What follows belongs to an exercise in optimizing a design on an open flow for small area and a short achievable clock period; a production flow would make more cautious choices. Function was checked by simulation only, so behaviour that the tests miss may differ from the original. Some runs may be left out. An edit can pass the tests and still lose a function that they never use.

<file path="config.mk">
export PLATFORM = sky130hd
export DESIGN_NAME = CPU
export DESIGN_NICKNAME = CPU
export VERILOG_FILES = /design/flow/design.v
export SDC_FILE = /design/flow/constraint.sdc
export NUM_CORES = 4
export LEC_CHECK = 0
export CAP_MARGIN = 20
export CORE_MARGIN = 2
export CORE_UTILIZATION = 40
export SLEW_MARGIN = 20
</file>
<file path="constraint.sdc">
create_clock -name core_clock -period 110.0 [get_ports {CLK}]
set_input_delay 22.0000 -clock core_clock [delete_from_list [all_inputs] [get_ports {CLK}]]
set_output_delay 22.0000 -clock core_clock [all_outputs]
set_load 0.01 [all_outputs]
</file>
<file path="design.v">
`timescale 1ns/100ps
module CPU(CLK, RESET, PC, INSTRUCTION, MEM_READ, MEM_WRITE, MEM_ADDRESS, MEM_WRITE_DATA, MEM_BYTE_ENABLE, READ_DATA);
    input CLK;
    input RESET;
    output [31:0] PC;
    input [31:0] INSTRUCTION;
    input [31:0] READ_DATA;
    output MEM_READ, MEM_WRITE;
    output [31:0] MEM_WRITE_DATA;
    output [31:0] MEM_ADDRESS;
    output [3:0] MEM_BYTE_ENABLE;
    reg  [31:1] pc_q;             
    reg         v_d;              
    reg  [31:0] ins_d;
    reg  [31:1] pc_d;
    reg         wr_e, mrd_e, mwr_e, br_e, jmp_e;      
    reg  [4:0]  rd_e;
    reg  [2:0]  f3_e;             
    reg  [2:0]  af_e;             
    reg         alt_e;            
    reg         sub_e;            
    reg         imm_e;            
    reg         mext_e;           
    reg         selimm_e;         
    reg         link_e;           
    reg  [31:0] a_e, b_e, i_e;
    reg         mrd_m, mwr_m, wr_m, ld_m;
    reg  [4:0]  rd_m;
    reg  [2:0]  f3_m;
    reg  [31:0] res_m, wd_m;
    reg         wr_w;
    reg  [4:0]  rd_w;
    reg  [31:0] res_w;
    wire        take;             
    wire [31:1] target;
    wire        stall;
    assign PC = {pc_q, 1'b0};
    always @(posedge CLK) begin
        if (RESET) pc_q <= 31'd0;
        else if (take) pc_q <= target;
        else if (!stall) pc_q <= pc_q + 31'd2;
    end
    always @(posedge CLK) begin
        if (RESET || take) v_d <= 1'b0;
        else if (!stall) v_d <= 1'b1;
        if (!stall) begin
            ins_d <= INSTRUCTION;
            pc_d  <= pc_q;
        end
    end
    wire [6:0] opc = ins_d[6:0];
    wire [2:0] f3  = ins_d[14:12];
    wire [4:0] rs1 = ins_d[19:15];
    wire [4:0] rs2 = ins_d[24:20];
    wire [4:0] rd  = ins_d[11:7];
    wire o_op    = v_d && opc == 7'b0110011;
    wire o_load  = v_d && opc == 7'b0000011;
    wire o_opimm = v_d && opc == 7'b0010011;
    wire o_jalr  = v_d && opc == 7'b1100111;
    wire o_store = v_d && opc == 7'b0100011;
    wire o_auipc = v_d && opc == 7'b0010111;
    wire o_lui   = v_d && opc == 7'b0110111;
    wire o_br    = v_d && opc == 7'b1100011;
    wire o_jal   = v_d && opc == 7'b1101111;
    wire f7_0   = ins_d[31:25] == 7'b0000000;
    wire f7_alt = ins_d[31:25] == 7'b0100000;
    wire f7_m   = ins_d[31:25] == 7'b0000001;
    wire op_ok  = o_op && (f7_0 || f7_m || (f7_alt && (f3 == 3'b000 || f3 == 3'b101)));
    wire d_wen  = op_ok || o_load || o_opimm || o_jalr || o_auipc || o_lui || o_jal;
    wire d_wr   = d_wen && rd != 5'd0;
    wire d_alu  = o_op || o_opimm;                  
    wire [2:0] d_af = d_alu ? f3 : 3'b000;
    wire d_alt  = (o_op && f7_alt) || (o_opimm && f3 == 3'b101 && ins_d[30]);
    wire d_sub  = o_br || (d_alu && (f3 == 3'b010 || f3 == 3'b011)) || (o_op && f7_alt && f3 == 3'b000);
    wire d_imm  = o_load || o_opimm || o_jalr || o_store;
    wire d_link = o_jal || o_jalr;
    wire d_pcrel = o_auipc || o_jal || o_br;
    wire [31:0] imm_i = {{20{ins_d[31]}}, ins_d[31:20]};
    wire [31:0] imm_s = {{20{ins_d[31]}}, ins_d[31:25], ins_d[11:7]};
    wire [31:0] imm_b = {{20{ins_d[31]}}, ins_d[7], ins_d[30:25], ins_d[11:8], 1'b0};
    wire [31:0] imm_j = {{12{ins_d[31]}}, ins_d[19:12], ins_d[20], ins_d[30:21], 1'b0};
    wire [31:0] imm_u = {ins_d[31:12], 12'b0};
    wire [31:0] imm   = (o_store) ? imm_s :
                        (o_br)    ? imm_b :
                        (o_jal)   ? imm_j :
                        (o_lui || o_auipc) ? imm_u : imm_i;
    wire [31:0] pc_imm = {pc_d, 1'b0} + imm;
    wire [31:0] pc4    = {pc_d[31:2] + 30'd1, pc_d[1], 1'b0};
    wire [31:0] rf1, rf2;
    wire [31:0] ex_res, mem_res;
    Register_file regfile(.CLK(CLK), .RESET(RESET), .RA1(rs1), .RA2(rs2), .WA(rd_w), .WE(wr_w),
                          .WD(res_w), .RD1(rf1), .RD2(rf2));
    wire [31:0] fw1 = (wr_e && rd_e == rs1) ? ex_res :
                      (wr_m && rd_m == rs1) ? mem_res :
                      (wr_w && rd_w == rs1) ? res_w : rf1;
    wire [31:0] fw2 = (wr_e && rd_e == rs2) ? ex_res :
                      (wr_m && rd_m == rs2) ? mem_res :
                      (wr_w && rd_w == rs2) ? res_w : rf2;
    assign stall = v_d && mrd_e && wr_e && (rd_e == rs1 || rd_e == rs2);
    wire kill = RESET || take || stall;
    always @(posedge CLK) begin
        if (kill) begin
            wr_e <= 1'b0; mrd_e <= 1'b0; mwr_e <= 1'b0; br_e <= 1'b0; jmp_e <= 1'b0;
        end else begin
            wr_e <= d_wr; mrd_e <= o_load; mwr_e <= o_store; br_e <= o_br; jmp_e <= d_link;
        end
        rd_e     <= rd;
        f3_e     <= f3;
        af_e     <= d_af;
        alt_e    <= d_alt;
        sub_e    <= d_sub;
        imm_e    <= d_imm;
        mext_e   <= o_op && f7_m;
        selimm_e <= o_lui || o_auipc;
        link_e   <= d_link;
        a_e      <= fw1;
        b_e      <= d_link ? pc4 : fw2;
        i_e      <= d_pcrel ? pc_imm : imm;
    end
    wire [31:0] opb = imm_e ? i_e : b_e;
    wire [31:0] addb = sub_e ? ~opb : opb;
    wire [32:0] sum  = {1'b0, a_e} + {1'b0, addb} + {32'd0, sub_e};
    wire ltu = ~sum[32];
    wire lt  = (a_e[31] ^ opb[31]) ? a_e[31] : sum[31];
    wire eq  = a_e == b_e;
    wire [4:0] sh = opb[4:0];
    wire [31:0] shl = a_e << sh;
    wire [31:0] shr = $signed({alt_e & a_e[31], a_e}) >>> sh;
    reg [31:0] alu;
    always @(*) begin
        case (af_e)
            3'b000: alu = sum[31:0];
            3'b001: alu = shl;
            3'b010: alu = {31'd0, lt};
            3'b011: alu = {31'd0, ltu};
            3'b100: alu = a_e ^ opb;
            3'b101: alu = shr;
            3'b110: alu = a_e | opb;
            default: alu = a_e & opb;
        endcase
    end
    wire [31:0] md_res;
    ALU md(.A(a_e), .B(b_e), .F3(f3_e), .RESULT(md_res));
    assign ex_res = link_e ? b_e : selimm_e ? i_e : mext_e ? md_res : alu;
    reg cond;
    always @(*) begin
        case (f3_e)
            3'b000: cond = eq;
            3'b001: cond = ~eq;
            3'b100: cond = lt;
            3'b101: cond = ~lt;
            3'b110: cond = ltu;
            3'b111: cond = ~ltu;
            default: cond = 1'b0;
        endcase
    end
    assign take   = jmp_e || (br_e && cond);
    assign target = (jmp_e && imm_e) ? sum[31:1] : i_e[31:1];
    wire [31:0] wdata;
    assign wdata[7:0]   = b_e[7:0];
    assign wdata[15:8]  = (f3_e[1:0] == 2'b00) ? b_e[7:0] : b_e[15:8];
    assign wdata[23:16] = (f3_e[1] == 1'b0) ? b_e[7:0] : b_e[23:16];
    assign wdata[31:24] = (f3_e[1:0] == 2'b00) ? b_e[7:0] : (f3_e[1:0] == 2'b01) ? b_e[15:8] : b_e[31:24];
    always @(posedge CLK) begin
        if (RESET) begin
            mrd_m <= 1'b0; mwr_m <= 1'b0; wr_m <= 1'b0;
        end else begin
            mrd_m <= mrd_e; mwr_m <= mwr_e; wr_m <= wr_e;
        end
        ld_m  <= mrd_e;
        rd_m  <= rd_e;
        f3_m  <= f3_e;
        res_m <= ex_res;
        wd_m  <= wdata;
    end
    assign MEM_READ       = mrd_m;
    assign MEM_WRITE      = mwr_m;
    assign MEM_ADDRESS    = res_m;
    assign MEM_WRITE_DATA = wd_m;
    assign MEM_BYTE_ENABLE = (f3_m == 3'b000) ? (4'b0001 << res_m[1:0]) :
                             (f3_m == 3'b001) ? (res_m[1] ? 4'b1100 : 4'b0011) :
                             (f3_m == 3'b010) ? 4'b1111 : 4'b0000;
    wire [15:0] half = res_m[1] ? READ_DATA[31:16] : READ_DATA[15:0];
    wire [7:0]  bsel = res_m[0] ? half[15:8] : half[7:0];
    reg  [31:0] ldata;
    always @(*) begin
        case (f3_m)
            3'b000: ldata = {{24{bsel[7]}}, bsel};
            3'b001: ldata = {{16{half[15]}}, half};
            3'b010: ldata = READ_DATA;
            3'b100: ldata = {24'd0, bsel};
            3'b101: ldata = {16'd0, half};
            default: ldata = 32'd0;
        endcase
    end
    assign mem_res = ld_m ? ldata : res_m;
    always @(posedge CLK) begin
        if (RESET) wr_w <= 1'b0;
        else wr_w <= wr_m;
        rd_w  <= rd_m;
        res_w <= mem_res;
    end
endmodule
`timescale 1ns/100ps
module Register_file(
    input         CLK,
    input         RESET,
    input  [4:0]  RA1,
    input  [4:0]  RA2,
    input  [4:0]  WA,
    input         WE,
    input  [31:0] WD,
    output [31:0] RD1,
    output [31:0] RD2
);
    wire [31:0] wdata = WD & {32{~RESET}};
    wire [32*32-1:0] flat;
    assign flat[31:0] = 32'd0;
    genvar i;
    generate
        for (i = 1; i < 32; i = i + 1) begin : r
            reg [31:0] q;
            always @(posedge CLK)
                if (RESET || (WE && WA == i)) q <= wdata;
            assign flat[32*i +: 32] = q;
        end
    endgenerate
    assign RD1 = flat[32*RA1 +: 32];
    assign RD2 = flat[32*RA2 +: 32];
endmodule
`timescale 1ns/100ps
module ALU(
    input  [31:0] A,
    input  [31:0] B,
    input  [2:0]  F3,
    output [31:0] RESULT
);
    wire sa = (F3[1:0] == 2'b01) || (F3[1:0] == 2'b10);
    wire sb = (F3[1:0] == 2'b01);
    wire signed [32:0] ma = {sa & A[31], A};
    wire signed [32:0] mb = {sb & B[31], B};
    wire signed [65:0] prod = ma * mb;
    wire [31:0] mul_res = (F3[1:0] == 2'b00) ? prod[31:0] : prod[63:32];
    wire sgn  = ~F3[0];
    wire nega = sgn & A[31];
    wire negb = sgn & B[31];
    wire [31:0] ua = nega ? -A : A;
    wire [31:0] ub = negb ? -B : B;
    wire [31:0] uq, ur;
    divu32 core(.N(ua), .D(ub), .Q(uq), .R(ur));
    wire bz = (B == 32'd0);
    wire [31:0] q = ((nega ^ negb) & ~bz) ? -uq : uq;
    wire [31:0] r = nega ? -ur : ur;
    wire [31:0] div_res = F3[1] ? r : q;
    assign RESULT = F3[2] ? div_res : mul_res;
endmodule
module divu32(
    input  [31:0] N,
    input  [31:0] D,
    output [31:0] Q,
    output [31:0] R
);
    wire [33:0] d1 = {2'b00, D};
    wire [33:0] d2 = {1'b0, D, 1'b0};
    wire [33:0] d3 = d1 + d2;
    wire [31:0] rem [0:16];
    assign rem[16] = 32'd0;
    genvar j;
    generate
        for (j = 15; j >= 0; j = j - 1) begin : row
            localparam integer W = 32 - 2*j;
            wire [W-1:0] t;
            if (W == 2) begin : w2
                assign t = N[2*j+1:2*j];
            end else begin : wn
                assign t = {rem[j+1][W-3:0], N[2*j+1:2*j]};
            end
            wire hz1 = ~|d1[33:W];
            wire hz2 = ~|d2[33:W];
            wire hz3 = ~|d3[33:W];
            wire [W:0] s1 = {1'b0, t} - {1'b0, d1[W-1:0]};
            wire [W:0] s2 = {1'b0, t} - {1'b0, d2[W-1:0]};
            wire [W:0] s3 = {1'b0, t} - {1'b0, d3[W-1:0]};
            wire ge1 = hz1 & ~s1[W];
            wire ge2 = hz2 & ~s2[W];
            wire ge3 = hz3 & ~s3[W];
            assign Q[2*j+1] = ge2;
            assign Q[2*j]   = ge3 | (ge1 & ~ge2);
            wire [W-1:0] nr = ge3 ? s3[W-1:0] : ge2 ? s2[W-1:0] : ge1 ? s1[W-1:0] : t;
            if (W == 32) begin : full
                assign rem[j] = nr;
            end else begin : part
                assign rem[j] = {{(32-W){1'b0}}, nr};
            end
        end
    endgenerate
    assign R = rem[0];
endmodule
</file>
<file path="run.sh">
#!/bin/bash
# synth_recipe.tcl (not shown) runs the flow's synth.tcl, then flattens the netlist and writes it again
# the make line also repeats each setting of config.mk as NAME=value (left out here)
make -C /OpenROAD-flow-scripts/flow DESIGN_CONFIG=/design/flow/config.mk WORK_HOME=/design/flow/orfs CLKGATE_MAP_FILE= SYNTH_SCRIPT=/design/flow/synth_recipe.tcl finish
</file>
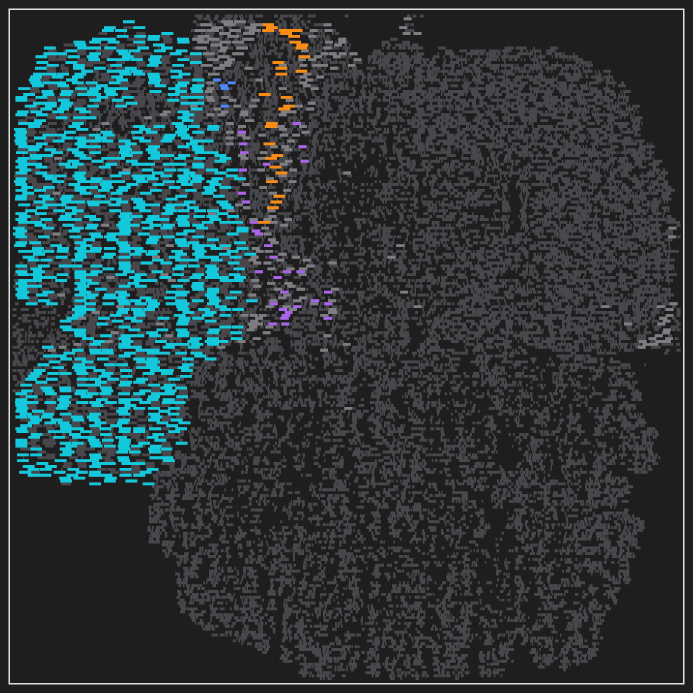
(run_1/ff_map.png)
Other sequential cells in the stronger grey, the rest of the logic in the fainter grey.
Orange marks pc_d, placed flops 31, where north. Cyan marks regfile.r.q, placed flops 992. Purple marks a_e, placed flops 32. Blue marks rd_e, placed flops 5.
Another 259 sequential cells are not coloured.

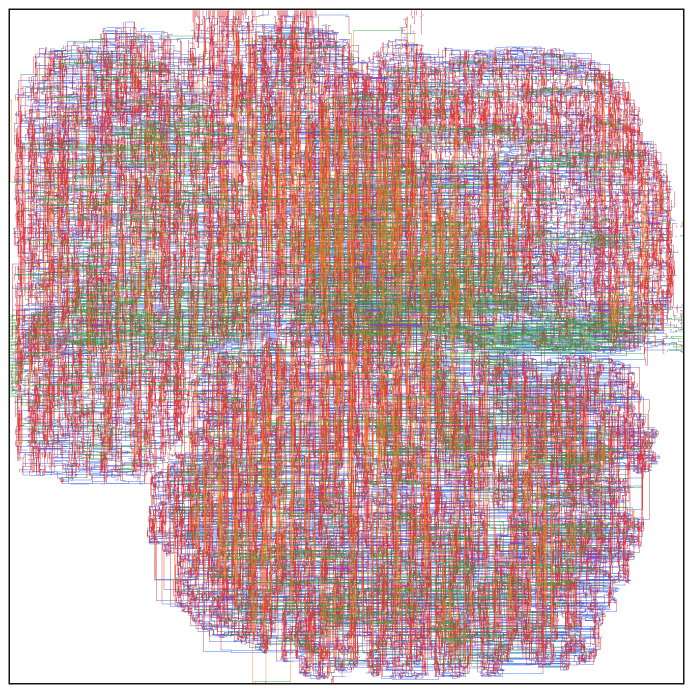
(run_1/layers.png)
Green marks M3, wire length 85.9 mm. Blue marks M1, wire length 279 mm. Red marks M2, wire length 310 mm. Purple marks M5, wire length 379 um. Orange marks M4, wire length 52.5 mm.

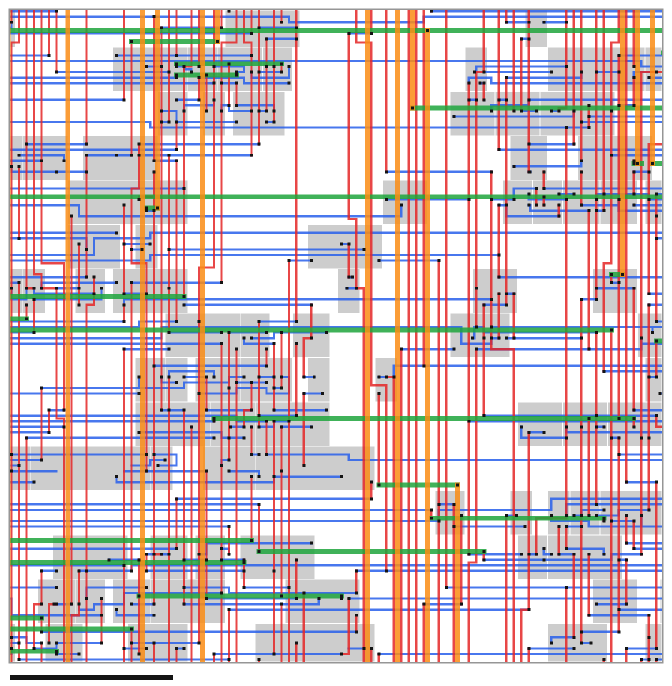
(run_1/closeup.png)
Bar = 10 um. Region (295, 169) to (335, 209) um. Cells in grey, sequential cells in the stronger grey; small squares are vias.
Red marks M2. Orange marks M4. Green marks M3. Blue marks M1.
Sequential cells in the window: 0. Most frequent: ha_1 (13), o21ai_0 (8). 75 logic cells have their middle in the window.

==> flow_metrics.py, run 1 <==
metrics = {
    "status": {
        "status": "timing/DRC/antenna clean",
    },
    "synthesis": {
        "synthesis.area_um2": 156700,
        "yosysWarnings": 3,
        "yosys.area.top_type": "edfxtp_1",
        "muxShareOfSynthArea": 0.1088,
        "synth-xor-area-share": 0.05259,
        "synth_common_cells": "nand2_1, inv_1, ha_1",
        "synth_top_area_share": 0.2022,
        "synth_seq_cells": 1319,
        "synth_top_family_by_area": "adder cells",
        "synth.area.top_cells": "edfxtp_1, fa_1, ha_1",
        "synth_nets": 19050,
        "synth_compound_area_frac": 0.1632,
        "synth_cell_type_count": 121,
        "yosys.area_share.simple": 0.1370,
    },
    "global_route": {
        "antenna_found_initial": 77,
        "grt_busiest_layer": "met2",
        "grt_usage": 0.3580,
        "overflow": 0,
        "grt_pass1_vias": 135800,
        "grt_pass1_wl_um": 1017000,
        "grtUsageMet1": 0.4549,
        "use_met2": 0.5329,
        "met3_usage": 0.1118,
    },
    "clock_network": {
        "cts_tree": "done",
        "clock_latency_ns": 0.85,
    },
    "critical_path": {
        "cp.arrival_ns": 73.40,
        "r2r.worst_path.cells": 237,
        "cp_top_family": "compound AO/OA/AOI/OAI gates",
        "r2r_end": "a_e[30]",
        "end_kind": "register",
        "cp-endpoint": "a_e[30]",
        "startpoint_type": "register",
        "crit_slowest_cell": "o21ai_1",
        "cp.depth": 237,
        "r2r_slack_ns": 37.32,
        "worst-setup-path-type": "reg2reg",
        "timing.rr.start": "b_e[0]",
    },
    "sta": {
        "report.final.slew_viol_count": 0,
        "hold_slack_ns": 0.3901,
        "fmaxAchievable_mhz": 13.76,
        "finalHoldViolCount": 0,
        "timing.final.ws_setup_ns": 37.32,
        "tns_ns": 0,
        "period_share": 0.6607,
    },
    "route": {
        "wl_per_cell_um": 33.21,
        "dr.pass1.iters": 7,
        "drtAntennaViolNets": 0,
        "route.met3.wl_um": 85860,
        "dr.first_iter.drc_count": 18620,
        "vias_per_cell": 6.401,
        "routed.top_layer": "met5",
    },
    "final_layout": {
        "nets": 19010,
        "inverters_excl_clock": 1533,
        "seq_area_frac": 0.2170,
        "area_delta_synth_final_pct": 8.989,
        "n_antenna_cell": 31,
        "layout_commonest_cell": "nand2_1",
        "seqCellArea_um2": 37050,
        "mostFrequentLayoutCells": "nand2_1, inv_1, ha_1",
        "clock_area_frac": 0.02616,
        "stdcell_count": 21900,
        "multi_input_area_share": 0.6534,
        "nClkBuffers": 189,
    },
    "placed_design": {
        "port_buffers": 166,
        "hpwl_um": 539500,
        "placedCellCount": 21630,
        "place_congestion": 1.077,
    },
    "hold_path": {
        "hp-class": "reg2reg",
        "hp-start": "rd_e[4]",
        "min_path_cells": 0,
    },
    "floorplan": {
        "coreArea_um2": 389400,
        "die_h_um": 629.9,
        "die_area_um2": 396700,
        "pin_count": 168,
        "start_util": 0.4024,
        "taps": 5197,
        "die_x_um": 629.9,
        "num_rows": 229,
    },
}
==> run_1/clock_nets.png <==
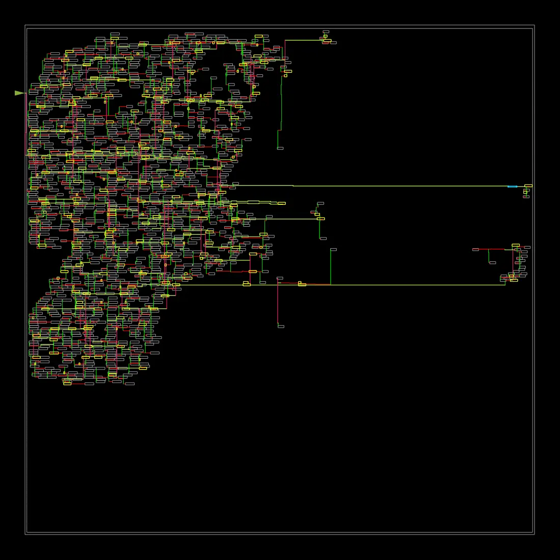

--- run 2 (diff from run 1) ---
--- a/design.v
+++ b/design.v
@@ -28,9 +28,6 @@
     reg  [4:0]  rd_m;
     reg  [2:0]  f3_m;
     reg  [31:0] res_m, wd_m;
-    reg         wr_w;
-    reg  [4:0]  rd_w;
-    reg  [31:0] res_w;
     wire        take;             
     wire [31:1] target;
     wire        stall;
@@ -85,17 +82,15 @@
                         (o_jal)   ? imm_j :
                         (o_lui || o_auipc) ? imm_u : imm_i;
     wire [31:0] pc_imm = {pc_d, 1'b0} + imm;
-    wire [31:0] pc4    = {pc_d[31:2] + 30'd1, pc_d[1], 1'b0};
+    wire [31:0] pc4    = {pc_q, 1'b0};       
     wire [31:0] rf1, rf2;
     wire [31:0] ex_res, mem_res;
-    Register_file regfile(.CLK(CLK), .RESET(RESET), .RA1(rs1), .RA2(rs2), .WA(rd_w), .WE(wr_w),
-                          .WD(res_w), .RD1(rf1), .RD2(rf2));
+    Register_file regfile(.CLK(CLK), .RESET(RESET), .RA1(rs1), .RA2(rs2), .WA(rd_m), .WE(wr_m),
+                          .WD(mem_res), .RD1(rf1), .RD2(rf2));
     wire [31:0] fw1 = (wr_e && rd_e == rs1) ? ex_res :
-                      (wr_m && rd_m == rs1) ? mem_res :
-                      (wr_w && rd_w == rs1) ? res_w : rf1;
+                      (wr_m && rd_m == rs1) ? mem_res : rf1;
     wire [31:0] fw2 = (wr_e && rd_e == rs2) ? ex_res :
-                      (wr_m && rd_m == rs2) ? mem_res :
-                      (wr_w && rd_w == rs2) ? res_w : rf2;
+                      (wr_m && rd_m == rs2) ? mem_res : rf2;
     assign stall = v_d && mrd_e && wr_e && (rd_e == rs1 || rd_e == rs2);
     wire kill = RESET || take || stall;
     always @(posedge CLK) begin
@@ -124,8 +119,24 @@
     wire lt  = (a_e[31] ^ opb[31]) ? a_e[31] : sum[31];
     wire eq  = a_e == b_e;
     wire [4:0] sh = opb[4:0];
-    wire [31:0] shl = a_e << sh;
-    wire [31:0] shr = $signed({alt_e & a_e[31], a_e}) >>> sh;
+    wire        left = ~af_e[2];
+    wire [31:0] a_rev;
+    wire [31:0] shr;
+    genvar gi;
+    generate
+        for (gi = 0; gi < 32; gi = gi + 1) begin : rev
+            assign a_rev[gi] = left ? a_e[31-gi] : a_e[gi];
+        end
+    endgenerate
+    wire [32:0] sh_in = {alt_e & a_e[31] & ~left, a_rev};
+    wire [32:0] sh_out = $signed(sh_in) >>> sh;
+    wire [31:0] shl;
+    generate
+        for (gi = 0; gi < 32; gi = gi + 1) begin : rev2
+            assign shl[gi] = sh_out[31-gi];
+        end
+    endgenerate
+    assign shr = sh_out[31:0];
     reg [31:0] alu;
     always @(*) begin
         case (af_e)
@@ -194,12 +205,6 @@
         endcase
     end
     assign mem_res = ld_m ? ldata : res_m;
-    always @(posedge CLK) begin
-        if (RESET) wr_w <= 1'b0;
-        else wr_w <= wr_m;
-        rd_w  <= rd_m;
-        res_w <= mem_res;
-    end
 endmodule
 `timescale 1ns/100ps
 module Register_file(
@@ -225,8 +230,18 @@
             assign flat[32*i +: 32] = q;
         end
     endgenerate
-    assign RD1 = flat[32*RA1 +: 32];
-    assign RD2 = flat[32*RA2 +: 32];
+    reg [31:0] rd1, rd2;
+    integer k;
+    always @(*) begin
+        rd1 = 32'd0;
+        rd2 = 32'd0;
+        for (k = 1; k < 32; k = k + 1) begin
+            rd1 = rd1 | (flat[32*k +: 32] & {32{RA1 == k}});
+            rd2 = rd2 | (flat[32*k +: 32] & {32{RA2 == k}});
+        end
+    end
+    assign RD1 = rd1;
+    assign RD2 = rd2;
 endmodule
 `timescale 1ns/100ps
 module ALU(
@@ -237,9 +252,8 @@
 );
     wire sa = (F3[1:0] == 2'b01) || (F3[1:0] == 2'b10);
     wire sb = (F3[1:0] == 2'b01);
-    wire signed [32:0] ma = {sa & A[31], A};
-    wire signed [32:0] mb = {sb & B[31], B};
-    wire signed [65:0] prod = ma * mb;
+    wire [63:0] prod;
+    mul33 mul(.A(A), .B(B), .SA(sa), .SB(sb), .P(prod));
     wire [31:0] mul_res = (F3[1:0] == 2'b00) ? prod[31:0] : prod[63:32];
     wire sgn  = ~F3[0];
     wire nega = sgn & A[31];
@@ -296,3 +310,37 @@
     endgenerate
     assign R = rem[0];
 endmodule
+module mul33(
+    input  [31:0] A,
+    input  [31:0] B,
+    input         SA,
+    input         SB,
+    output [63:0] P
+);
+    wire [33:0] ae = {{2{SA & A[31]}}, A};
+    wire [35:0] bx = {{3{SB & B[31]}}, B, 1'b0};
+    wire [63:0] t [0:16];
+    wire [63:0] negs;
+    genvar i;
+    generate
+        for (i = 0; i < 17; i = i + 1) begin : pp
+            wire bm1 = bx[2*i];
+            wire b0  = bx[2*i+1];
+            wire b1  = bx[2*i+2];
+            wire one = b0 ^ bm1;
+            wire two = (b1 & ~b0 & ~bm1) | (~b1 & b0 & bm1);
+            wire [33:0] m = ({34{one}} & ae) | ({34{two}} & {ae[32:0], 1'b0});
+            wire [33:0] p = m ^ {34{b1}};
+            wire [63:0] row = {30'd0, ~p[33], p[32:0]};
+            assign t[i] = row << (2*i);
+            assign negs[2*i] = b1;
+            if (i < 16) begin : gap
+                assign negs[2*i+1] = 1'b0;
+            end
+        end
+    endgenerate
+    assign negs[63:33] = 31'd0;
+    assign P = t[0] + t[1] + t[2] + t[3] + t[4] + t[5] + t[6] + t[7] + t[8]
+             + t[9] + t[10] + t[11] + t[12] + t[13] + t[14] + t[15] + t[16]
+             + negs + 64'h5555555600000000;
+endmodule
==> flow/run.sh (new file) <==
#!/bin/bash
# The standard layout, with ORFS's timing repair (CTS and global-route
# steps) aiming for MARGIN ns of setup slack instead of 0, so that it sizes up
# the gates on the long divider paths. Repair may only resize gates (no pin
# swaps, buffering, cloning or load splitting), which keeps the netlist's
# logic exactly as synthesised. The clock, constraints and every other step
# are the standard ones.
set -euo pipefail
cd "$(dirname "$0")/.."
MARGIN=60
bash standard.sh SETUP_SLACK_MARGIN=$MARGIN SETUP_MOVE_SEQUENCE=sizeup \
    SKIP_PIN_SWAP=1 SKIP_GATE_CLONING=1 finish > flow_standard.log 2>&1
==> standard.sh (new file) <==
#!/bin/bash
# synth_recipe.tcl (not shown) runs the flow's synth.tcl, then flattens the netlist and writes it again
# the make line also repeats each setting of config.mk as NAME=value (left out here)
make -C /OpenROAD-flow-scripts/flow DESIGN_CONFIG=/design/flow/config.mk WORK_HOME=/design/flow/orfs CLKGATE_MAP_FILE= SYNTH_SCRIPT=/design/flow/synth_recipe.tcl "${@:-finish}"
--- a/config.mk
+++ b/config.mk
@@ -5,6 +5,7 @@
 export SDC_FILE = /design/flow/constraint.sdc
 export NUM_CORES = 4
 export LEC_CHECK = 0
+export ABC_AREA = 1
 export CAP_MARGIN = 20
 export CORE_MARGIN = 2
 export CORE_UTILIZATION = 40
removed: run.sh
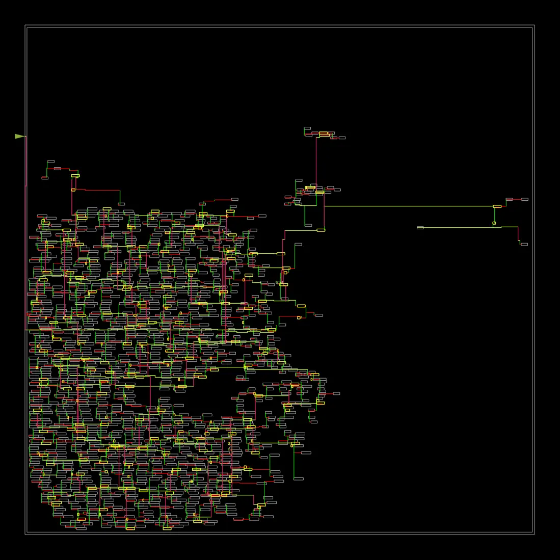
(run_2/clock_nets.png)
CTS Buf Count: 146
clk sinks: 1281
clk latency of the worst-skew pair: 0.88 ns

==> flow_metrics.py, run 2 <==
metrics = {
    "route": {
        "routed.top_layer": "met5",
        "route.met3.wl_um": 91510,
        "vias_per_cell": 6.267,
        "wl_per_cell_um": 30.51,
        "dr.pass1.iters": 9,
        "route.met2.wl_um": 268800,
        "dr.first_iter.drc_count": 19910,
        "drtAntennaViolNets": 0,
    },
    "global_route": {
        "use_met2": 0.5375,
        "grt_pass1_wl_um": 928100,
        "grt_busiest_layer": "met2",
        "grt_pass1_vias": 126600,
        "antenna_found_initial": 51,
        "grt_usage": 0.3757,
        "met3_usage": 0.1177,
        "grtUsageMet1": 0.4982,
    },
    "final_layout": {
        "nets": 18990,
        "seqCellArea_um2": 36240,
        "stdcell_count": 21870,
        "layout_commonest_cell": "nand2_1",
        "multiInputGateArea_um2": 93550,
        "multi_input_area_share": 0.6063,
        "seq_cells": 1281,
        "area_delta_synth_final_pct": 14.21,
        "n_antenna_cell": 28,
        "inverters_excl_clock": 2286,
        "seq_area_frac": 0.2348,
        "clock_area_frac": 0.02957,
    },
    "critical_path": {
        "crit_slowest_cell": "o211ai_1",
        "end_kind": "register",
        "r2r_end": "b_e[23]",
        "worst-setup-path-type": "reg2reg",
        "r2r.worst_path.cells": 301,
        "startpoint_type": "register",
        "crit_buf_inv": 45,
        "cp.arrival_ns": 49.25,
        "cp_top_family": "compound AO/OA/AOI/OAI gates",
        "r2r_slack_ns": 61.48,
        "cp-endpoint": "b_e[23]",
    },
    "clock_network": {
        "cts_tree": "done",
    },
    "sta": {
        "fmaxAchievable_mhz": 20.61,
        "finalHoldViolCount": 0,
        "hold_slack_ns": 0.3382,
        "timing.final.ws_setup_ns": 61.48,
        "tns_ns": 0,
        "clock_skew_ns": 0.1128,
        "fin_crit_ns": 48.52,
        "report.final.slew_viol_count": 0,
        "period_share": 0.4411,
    },
    "synthesis": {
        "muxShareOfSynthArea": 0.001713,
        "yosys.area_share.simple": 0.1743,
        "synth.area.top_cells": "edfxtp_1, ha_1, nand2_1",
        "synth_cell_type_count": 92,
        "synth_common_cells": "nand2_1, inv_1, a21oi_1",
        "synth_top_family_by_area": "compound AO/OA/AOI/OAI gates",
        "synth_cells": 17180,
        "synthesis.area_um2": 135100,
        "synth_nets": 18940,
        "yosysWarnings": 4,
        "synth_top_area_share": 0.2345,
    },
    "status": {
        "status": "timing/DRC/antenna clean",
    },
    "floorplan": {
        "die_h_um": 585.2,
        "num_rows": 213,
        "coreArea_um2": 336300,
        "die_area_um2": 342400,
        "pin_count": 168,
        "taps": 4515,
    },
    "placed_design": {
        "place_congestion": 1.053,
        "placedCellCount": 21590,
        "port_buffers": 166,
        "hpwl_um": 478800,
    },
    "hold_path": {
        "hp-start": "rd_e[0]",
        "min_path_cells": 0,
        "hp-class": "reg2reg",
    },
}
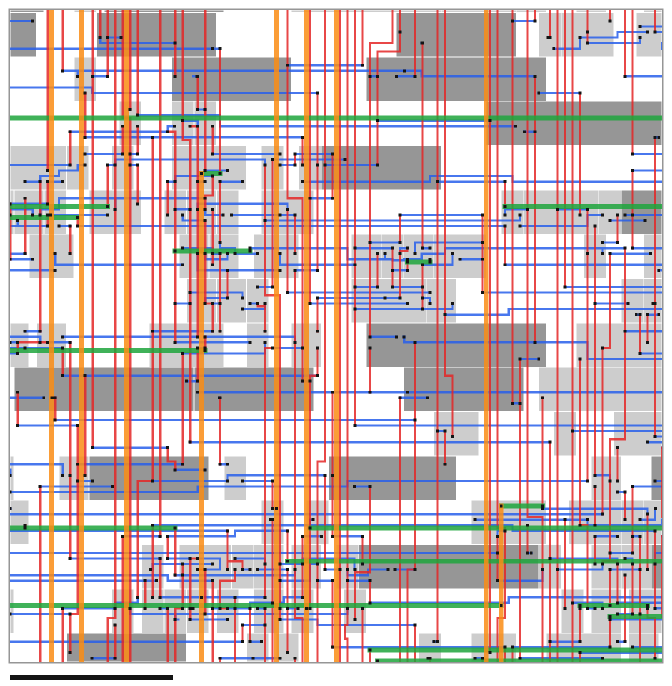
(run_2/closeup.png)
Bar = 10 um. Region (273, 156) to (313, 196) um. Cells in grey, sequential cells in the stronger grey; small squares are vias.
Blue marks M1. Green marks M3. Orange marks M4. Red marks M2.
Sequential cells in the window: 14. Most frequent: nand2_1 (20), inv_1 (13), o21ai_0 (11). Netlist names of flops here include pc_d (5), i_e (4). 100 logic cells have their middle in the window.

==> run_2/layers.png <==
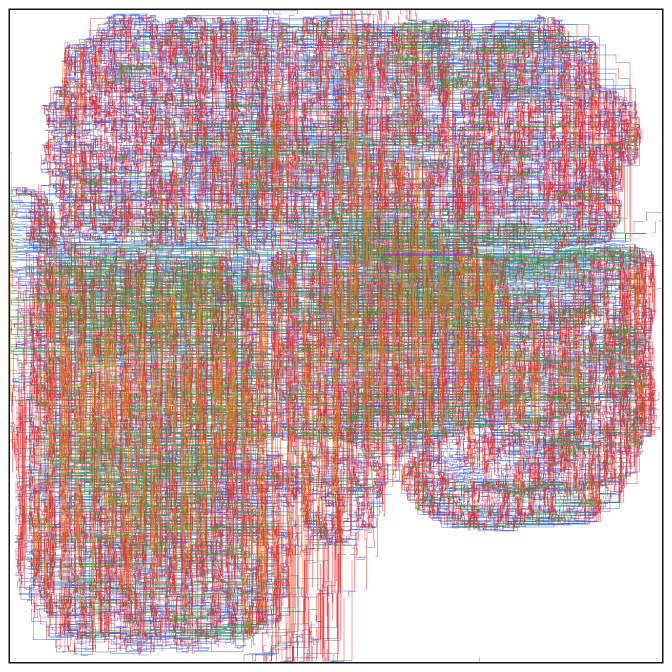

--- run 3 (diff from run 2) ---
==> flow/run.sh (replaced) <==
#!/bin/bash
# The standard layout, with ORFS's timing repair (CTS and global-route
# steps) aiming for MARGIN ns of setup slack instead of 0, so that it sizes up
# and buffers the long divider paths. Repair may only resize gates and insert
# buffers (no pin swaps, cloning or load splitting), which keeps the netlist's
# logic as synthesised. The clock, constraints and every other step are the
# standard ones.
set -euo pipefail
cd "$(dirname "$0")/.."
MARGIN=62
bash standard.sh SETUP_SLACK_MARGIN=$MARGIN SETUP_MOVE_SEQUENCE=sizeup,buffer \
    SKIP_PIN_SWAP=1 SKIP_GATE_CLONING=1 finish > flow_standard.log 2>&1
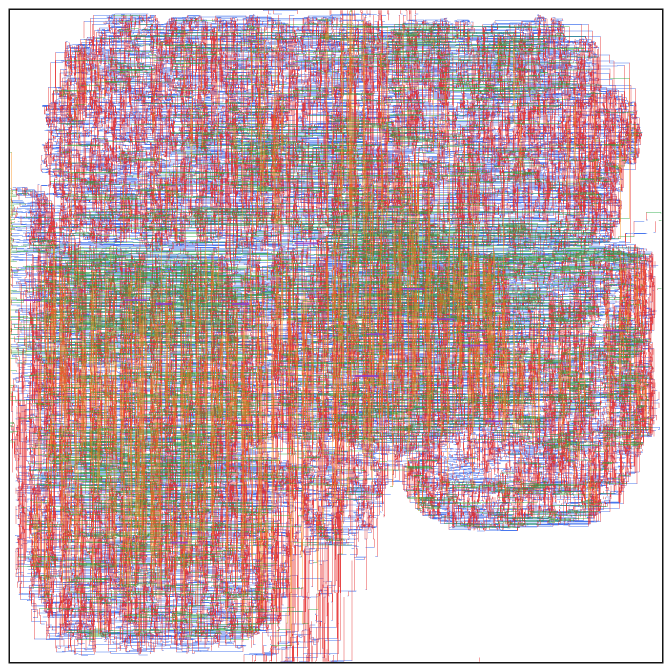
(run_3/layers.png)
Blue marks M1, wire length 259 mm. Orange marks M4, wire length 47.0 mm. Purple marks M5, wire length 244 um. Red marks M2, wire length 270 mm. Green marks M3, wire length 94.4 mm.
drt wl/cell: 30.22 um
DR vias: 138200

==> flow_metrics.py, run 3 <==
metrics = {
    "synthesis": {
        "synth_seq_cells": 1281,
        "synth_cells": 17180,
        "synth_common_cells": "nand2_1, inv_1, a21oi_1",
        "synth_ff_type": "edfxtp_1",
        "synth_edf_count": 1055,
        "synth_nets": 18940,
        "synth-xor-area-share": 0.08031,
        "synth_compound_area_frac": 0.2048,
        "syn_avg_cell_area_um2": 7.864,
        "ys_seq_area_frac": 0.2680,
        "synth.area.top_cells": "edfxtp_1, ha_1, nand2_1",
        "yosys.area.top_type": "edfxtp_1",
        "synth_top_area_share": 0.2345,
        "synthesis.area_um2": 135100,
        "yosys.area_share.simple": 0.1743,
        "yosysWarnings": 4,
        "async_reset_ff_frac": 0,
        "muxShareOfSynthArea": 0.001713,
        "synth_cell_type_count": 92,
        "synth_top_family_by_area": "compound AO/OA/AOI/OAI gates",
        "synth_adder_area_share": 0.1855,
    },
    "hold_path": {
        "min_path_cells": 0,
        "hp-start": "rd_e[0]",
        "hp-class": "reg2reg",
    },
    "critical_path": {
        "cp.depth": 306,
        "end_kind": "register",
        "cp.arrival_ns": 46.95,
        "r2r.worst_path.cells": 306,
        "crit_slowest_cell": "nor2_2",
        "startpoint_type": "register",
        "cp-endpoint": "b_e[24]",
        "worst-setup-path-type": "reg2reg",
        "startpoint": "b_e[27]",
        "path_common_cell": "nand2_1",
        "r2r_end": "b_e[24]",
        "critPathMaxStageDelay_ns": 0.68,
        "timing.rr.start": "b_e[27]",
        "cp_top_family": "compound AO/OA/AOI/OAI gates",
        "r2r_slack_ns": 63.74,
        "crit_buf_inv": 54,
    },
    "global_route": {
        "grt_busiest_layer": "met2",
        "grt_pass1_wl_um": 930000,
        "grt_usage": 0.3765,
        "grtUsageMet1": 0.4994,
        "grt_pass1_vias": 127000,
        "use_met2": 0.5369,
        "antenna_found_initial": 55,
        "met3_usage": 0.1176,
        "overflow": 0,
    },
    "final_layout": {
        "nets": 19290,
        "signal_buffers": 922,
        "multi_input_area_share": 0.5948,
        "mostFrequentLayoutCells": "nand2_1, inv_1, a21oi_1",
        "multiInputGateArea_um2": 92540,
        "seq_area_frac": 0.2329,
        "clock_area_frac": 0.02933,
        "layout_commonest_cell": "nand2_1",
        "seqCellArea_um2": 36230,
        "area_delta_synth_final_pct": 15.16,
        "n_antenna_cell": 26,
        "stdcell_count": 22170,
        "inverters_excl_clock": 2286,
        "multi_input_gates": 12890,
        "largest_reg_flops": 992,
    },
    "route": {
        "route.met3.wl_um": 94430,
        "drc": 0,
        "route.met2.wl_um": 269800,
        "dr.first_iter.drc_count": 20100,
        "routed.top_layer": "met5",
        "drtAntennaViolNets": 0,
        "dr.pass1.iters": 8,
        "vias_per_cell": 6.232,
    },
    "sta": {
        "fin_crit_ns": 46.26,
        "tightest_slew_ns": 1.364,
        "finalHoldViolCount": 0,
        "tns_ns": 0,
        "fmaxAchievable_mhz": 21.62,
        "timing.final.ws_setup_ns": 63.74,
        "hold_slack_ns": 0.3422,
        "report.final.slew_viol_count": 0,
        "period_share": 0.4206,
    },
    "placed_design": {
        "hpwl_um": 478800,
        "place_congestion": 1.053,
        "placedCellCount": 21590,
        "port_buffers": 166,
    },
    "floorplan": {
        "num_rows": 213,
        "die_area_um2": 342400,
        "start_util": 0.4017,
        "die_h_um": 585.2,
        "pin_count": 168,
        "taps": 4515,
        "coreArea_um2": 336300,
        "die_x_um": 585.2,
    },
    "clock_network": {
        "cts_buffers": 146,
        "cts.sink_count": 1281,
        "cts_tree": "done",
        "cts_hold_buf": 0,
        "clock_latency_ns": 0.88,
        "clockRootBuffer": "clkbuf_16",
        "cts-resized-gates": 482,
    },
    "status": {
        "status": "timing/DRC/antenna clean",
    },
}
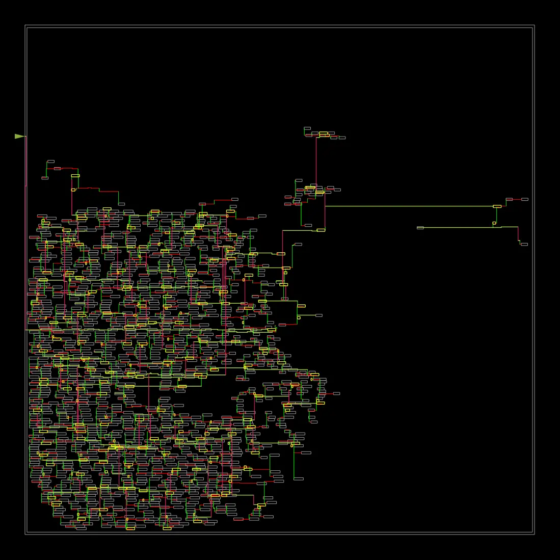
(run_3/clock_nets.png)
num sequential: 1281
# clk buffers: 188
worst clock skew: 0.1085 ns


## Gallery

Clock distribution.
Bar = 200 um.
shot_01.png
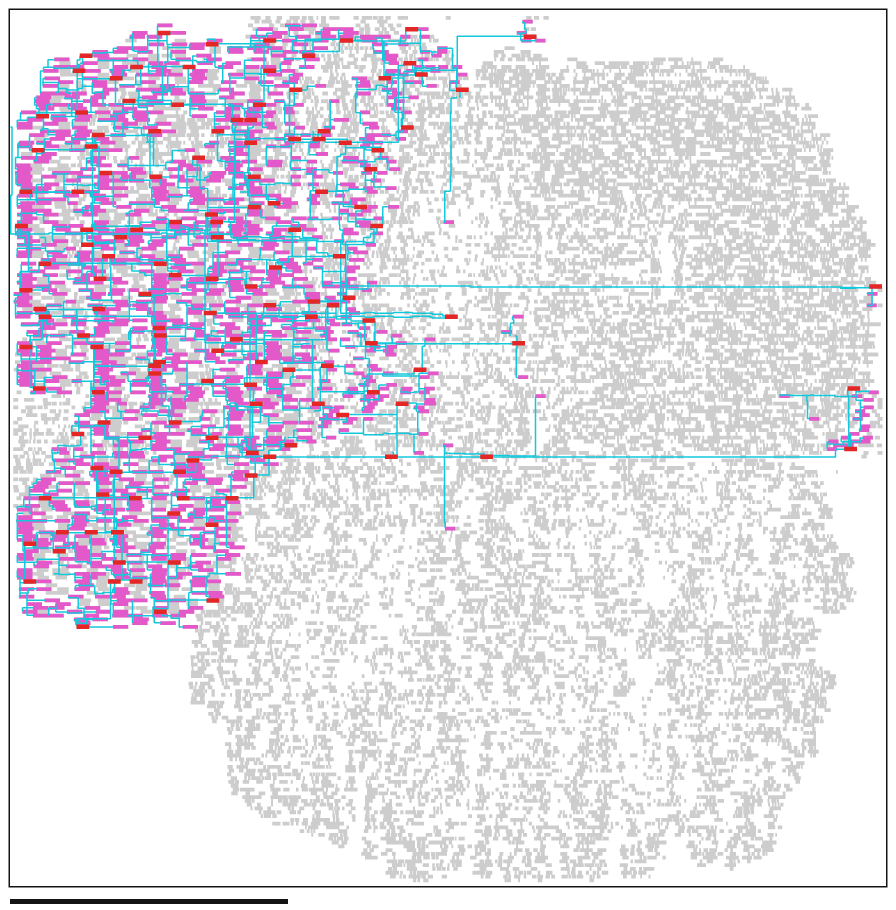
shot_02.png
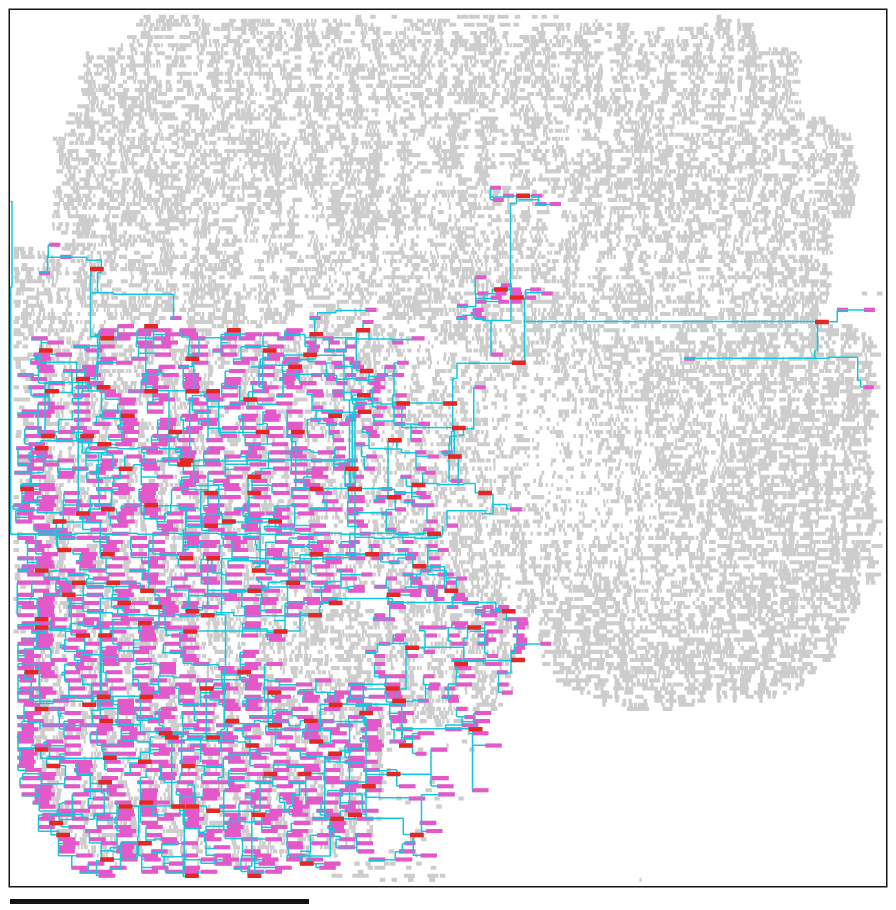
shot_02.png comes from run 2.
shot_01.png comes from run 1.
- largest die: shot_01.png

[static timing again, ports no longer ideal]
No port has a modelled driver above. Below, the same layouts with a new extraction and two added sets of constraints.
Step 1, drivers: a clkbuf_16 drives CLK and a buf_2 each remaining input, both assumed.
Step 2 moves the port delays by t, midway between the first and last clock arrival at a register: inputs arrive t later, outputs are due t later. That takes back most of the time a late clock gives input paths.
Slacks: ideal / step 1 / step 2; pairs: ideal / step 1.
run	t, ns	slack for setup (ns)	hold WS [ns]	cell pins on the clock port's net
run 1	0.907	37.321 / 37.321 / 37.321	0.390 / 0.390 / 0.390	1
run 2	0.935	61.475 / 61.475 / 61.475	0.338 / 0.338 / 0.338	1
run 3	0.937	63.739 / 63.739 / 63.739	0.342 / 0.342 / 0.342	1
After both steps every run listed still meets setup and hold.
